This design comes from an exercise in tuning for small area and a short achievable clock period on the open sky130 flow, not from production work. In this exercise RTL edits were held to simulation tests only and were not proved equivalent to the original.

Sequential cells grouped by signal name:
Other cells in gray.
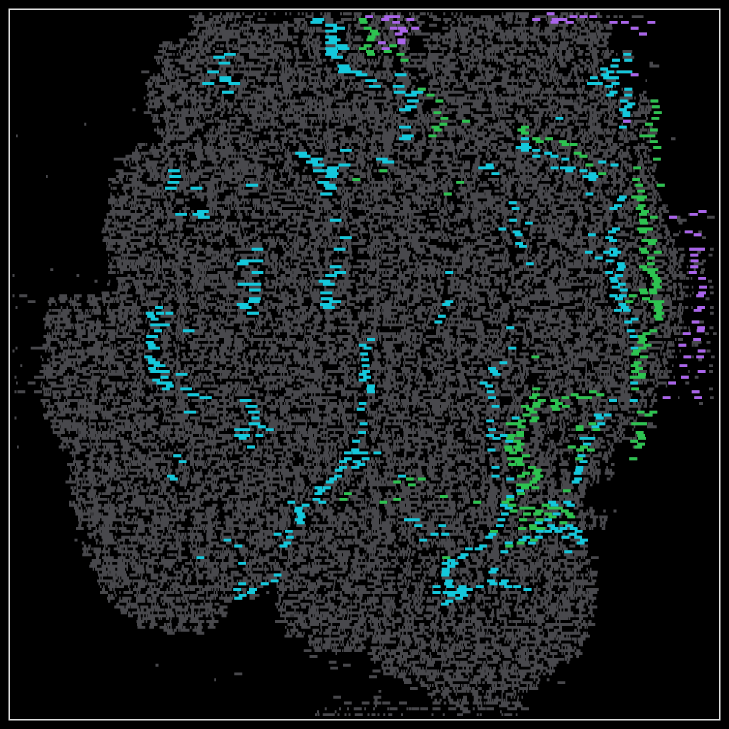
Wiring by layer:
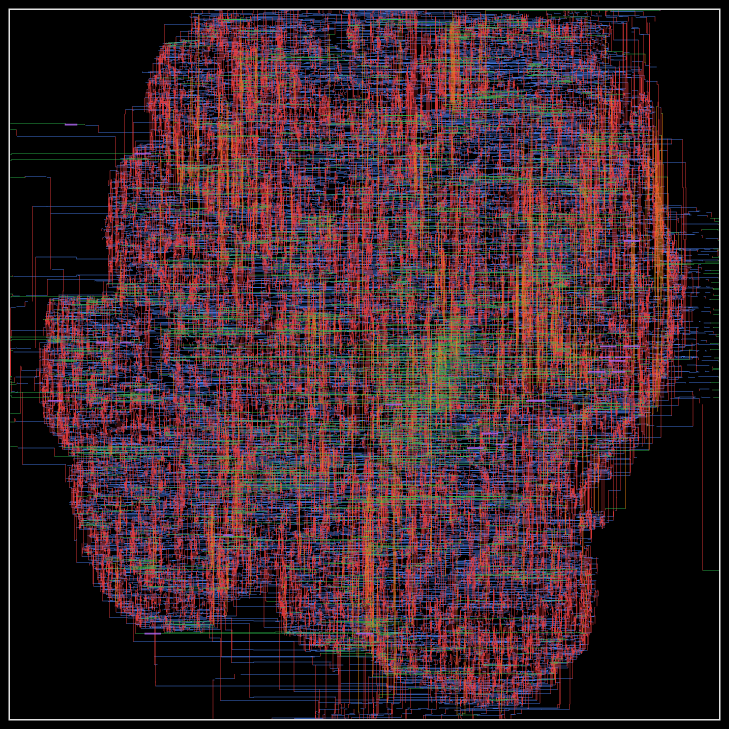
===== run.sh =====
#!/bin/bash
# synth_recipe.tcl (not shown) runs the flow's synth.tcl, then flattens the netlist and writes it again
# the make line also repeats each setting of config.mk as NAME=value (left out here)
make -C /OpenROAD-flow-scripts/flow DESIGN_CONFIG=/design/flow/config.mk WORK_HOME=/design/flow/orfs CLKGATE_MAP_FILE= SYNTH_SCRIPT=/design/flow/synth_recipe.tcl finish

===== design.v =====
`timescale 1ns / 1ps
module multiplier_66_1(
	input clk,
	input rst_n,
	input [65:0] a,
	input [65:0] b,
	output [63:0] res
);
	wire [21:0] wire_a [2:0];
	wire [16:0] wire_b [3:0];
	assign wire_a[0] = a[21:0];
	assign wire_a[1] = a[43:22];
	assign wire_a[2] = a[65:44];
	assign wire_b[0] = b[16:0];
	assign wire_b[1] = b[33:17];
	assign wire_b[2] = b[50:34];
	assign wire_b[3] = {2'd0, b[65:51]};
	reg [131:0] out[11:0];
	reg [131:0] tmp[2:0];
	reg [131:0] res_t;
	always @(posedge clk) begin
		if(~rst_n) begin
			out[0] <= 0; out[1] <= 0; out[2] <= 0; 
			out[3] <= 0; out[4] <= 0; out[5] <= 0; 
			out[6] <= 0; out[7] <= 0; out[8] <= 0;
			tmp[0] <= 0; tmp[1] <= 0; tmp[2] <= 0;
			res_t <= 0;
		end
		else begin
			out[0] <= wire_a[0]*wire_b[0];          out[1] <= (wire_a[0]*wire_b[1])<<17;    out[2] <= (wire_a[0]*wire_b[2])<<34;    out[3] <= (wire_a[0]*wire_b[3])<<51;    
			out[4] <= (wire_a[1]*wire_b[0])<<22;    out[5] <= (wire_a[1]*wire_b[1])<<39;    out[6] <= (wire_a[1]*wire_b[2])<<56;    out[7] <= (wire_a[1]*wire_b[3])<<73;
			out[8] <= (wire_a[2]*wire_b[0])<<44;    out[9] <= (wire_a[2]*wire_b[1])<<61;    out[10] <= (wire_a[2]*wire_b[2])<<78;    out[11] <= (wire_a[2]*wire_b[3])<<95;
			tmp[0] <= out[0]+out[1]+out[2] + out[3];
			tmp[1] <= out[4]+out[5] + out[6]+out[7];
			tmp[2] <= out[8] + out[9] + out[10] + out[11];
			res_t <= tmp[0] + tmp[1] + tmp[2];
		end
	end
	assign res = res_t[127:64];
endmodule

===== config.mk =====
export PLATFORM = sky130hd
export DESIGN_NAME = multiplier_66_1
export DESIGN_NICKNAME = multiplier_66_1
export VERILOG_FILES = /design/flow/design.v
export SDC_FILE = /design/flow/constraint.sdc
export NUM_CORES = 4
export LEC_CHECK = 0
export CAP_MARGIN = 20
export CORE_MARGIN = 2
export CORE_UTILIZATION = 40
export SLEW_MARGIN = 20

===== constraint.sdc =====
create_clock -name core_clock -period 8.5 [get_ports {clk}]
set_input_delay 1.7000 -clock core_clock [delete_from_list [all_inputs] [get_ports {clk}]]
set_output_delay 1.7000 -clock core_clock [all_outputs]
set_load 0.01 [all_outputs]

==> flow_metrics.py <==
metrics = {
    "yosys": {
        "postSynthCellCount": 19800,
        "mappedNetlistArea_sq_um": 174000,
        "synth-edff-count": 111,
        "yosysUniqueCellTypes": 87,
        "ys_dominant_reg_cell": "dfxtp_1",
        "ys_top_cells_by_area": "fa_1 (41%), ha_1 (12%), inv_1 (9.3%), dfxtp_1 (7.3%), and2_1 (6.7%)",
        "ys_top_cells_by_count": "inv_1 (4317), fa_1 (3526), nand2_1 (2909), and2_1 (1848), ha_1 (1709)",
        "synthesis.nets": 25200,
        "synth_area_leader_cell": "fa_1",
        "yosysSeqAreaShare": 0.0922,
        "yosysMostFrequentCell": "inv_1",
        "async_flop_share": 0,
        "synth_warnings": 3,
        "ys_ff_latch": 745,
        "synth_top_area_share": 0.406,
        "avgSynthCellArea_sq_um": 8.77,
    },
    "min_path": {
        "hold_path_class": "reg2reg",
        "min_from": "out[4][25]$_SDFF_PN0_",
        "min_path_cells": 1,
        "whs_endpoint": "tmp[1][25]$_SDFF_PN0_",
    },
    "setup_path": {
        "r2r_start": "out[0][21]$_SDFF_PN0_",
        "start_kind": "flip-flop",
        "path_depth": 27,
        "worstPathMaxFanout": 8,
        "regToRegSetupSlack_ns": 0.50,
        "crit_slowest_cell": "a211oi_2",
        "critPathMaxStageDelay_ns": 0.54,
        "r2r-end": "tmp[0][81]$_SDFF_PN0_",
        "rr_worst_depth": 27,
        "worstSetupPathType": "reg2reg",
        "required_ns": 9.23,
        "cp_top_family": "compound AO/OA/AOI/OAI gates",
        "endpoint_kind": "flip-flop",
        "crit_end": "tmp[0][81]$_SDFF_PN0_",
        "worstSetupStartpoint": "out[0][21]$_SDFF_PN0_",
        "crit_buf_inv": 2,
        "crit_arrival_ns": 8.73,
    },
    "floorplanning": {
        "die_h_microns": 663,
        "initial_core_util": 0.401,
        "core_sq_um": 434000,
        "dieArea_sq_um": 440000,
        "rows": 242,
        "io_pins": 198,
        "dieWidth_microns": 663,
    },
    "global_routing": {
        "grt_use_met1": 0.338,
        "met2_usage": 0.400,
        "grt_pass1_wl_mm": 844,
        "grt_max_degree": 146,
        "grt-busiest-layer": "met2",
        "grt_use_met3": 0.0549,
        "antenna_found_initial": 79,
        "track_usage": 0.250,
        "grt_pass1_vias": 140000,
        "grt-ovfl-total": 0,
    },
    "route": {
        "ant_nets": 0,
        "first_pass_iters": 6,
        "drc": 0,
        "vias_per_cell": 5.10,
        "drt_iter0_drc": 8897,
    },
    "timing": {
        "fin_crit_ns": 8.00,
        "worst_clock_skew_ns": 0.0566,
        "setup_viol": 0,
        "tightest_slew_ns": 1.25,
        "timing.fmax_mhz": 125,
        "hold_viol_final": 0,
        "hold_ws_ns": 0.427,
        "fin_tns_setup_ns": 0,
        "slew_violations": 0,
        "timing.slew.headroom": 0.164,
        "post-route-period-util": 0.941,
        "fin_ws_ns": 0.500,
        "rsz0062_at_grt": "false",
    },
    "layout": {
        "syn2layout_area_growth_pct": 10.9,
        "final_common_cell": "inv_1",
        "drive_above_1_share": 0.0742,
        "nets": 25600,
        "layout_common_cells": "inv_1 (4317), fa_1 (3526), nand2_1 (2909), and2_1 (1848), ha_1 (1709)",
        "multi_input_area_sq_um": 138000,
        "fin_cells": 26100,
        "design_area_sq_um": 193000,
        "register_area_sq_um": 16000,
        "utilization": 0.444,
        "fillers": 42300,
    },
    "clock_network": {
        "hold_buffers": 0,
        "post_cts_resized": 0,
        "cts_tree": "done",
        "path_clk_slew_ns": 0.07,
        "cts.sink_count": 745,
        "cts_buffers": 99,
        "post-cts-setup-buffers": 0,
        "clock_latency_ns": 0.85,
        "cts_buffer_depth": 4,
        "cts_max_level": 3,
        "root_buffer": "clkbuf_16",
    },
    "placed_design": {
        "dp_slack_ns": -0.299,
        "gp_congestion": 0.945,
        "dp_cells": 25800,
        "detailed_place_hpwl_mm": 457,
        "port_buffers": 197,
        "placed_area_sq_um": 189000,
    },
    "run": {
        "maxCapViolCount": 0,
    },
    "outcome": {
        "run_status": "finished clean",
    },
}
Back to the opening pictures, 'sequential cells grouped by signal name':
| color | netlist name | flops |
|---|---|---|
| cyan | `out` | 441 |
| purple | `res_t` | 64 |
| green | `tmp` | 240 |

Back to the opening pictures, 'wiring by layer':
| color | layer | wire length |
|---|---|---|
| blue | metal 1 | 233 mm |
| orange | metal 4 | 19900 microns |
| purple | metal 5 | 309 microns |
| green | metal 3 | 47.9 mm |
| red | metal 2 | 243 mm |
routed vias: 133000
drt total wl: 545 mm
per-cell routed wire length: 20.9 microns

-- cell type report --
class                           instances  area share
Clock inverter                         57     0.00400
Antenna cell                           64    0.000831
Multi-Input combinational cell      13700       0.715
Timing Repair Buffer                 1326      0.0625
Tap cell                             5734      0.0372
Sequential cell                       745      0.0832
Inverter                             4318      0.0841
Clock buffer                          116      0.0136
-- flip-flops by register name, summed over array words and instances, names as in the netlist --
signal / count
out: 441
res_t: 64
tmp: 240
-- layer usage --
| layer | part of all wire | routed length, microns | vias to the layer above |
|---|---|---|---|
| met5 | 0.00057 | 309 | - |
| met4 | 0.036 | 19900 | 48 |
| met3 | 0.088 | 47900 | 876 |
| met2 | 0.45 | 243000 | 4497 |
| met1 | 0.43 | 233000 | 67700 |
| li1 | - | - | 59900 |
-- cell families after synthesis --
group / synth area share
fa+ha+maj: 0.529
compound gates: 0.0604
buf+inv: 0.116
mux: 0.000230
simple gates: 0.172
flops: 0.0922
xor+xnor: 0.0305

-- static timing again, ports no longer ideal --
No port has a modelled driver above. Below, the same layout with a new extraction and two added sets of constraints.
Step 1 (the two cells are an assumption about what drives the block):
set clk [get_ports {clk}]
set_driving_cell -lib_cell sky130_fd_sc_hd__clkbuf_16 $clk
set_driving_cell -lib_cell sky130_fd_sc_hd__buf_2 [delete_from_list [all_inputs] $clk]
Step 2 adds t to the input delays and takes it off the output delays; t is the mean of the earliest and latest rising clock arrival at the registers after step 1. Input paths then give back, and output paths get back, about the clock's delay inside the block.
Three values: ideal, step 1, step 2; two values: the first two.
t (ns): 0.918
setup WS [ns]: 0.500 / 0.500 / -0.332
latest minus earliest clock arrival (ns): 0.059 / 0.059
slew at the worst register clock pin (ns): 0.08 / 0.08
With both steps, setup timing fails in this run, where it was met with ideal ports. For this run, drivers alone change the setup slack by 0.000 ns; drivers and shift together by -0.832 ns.
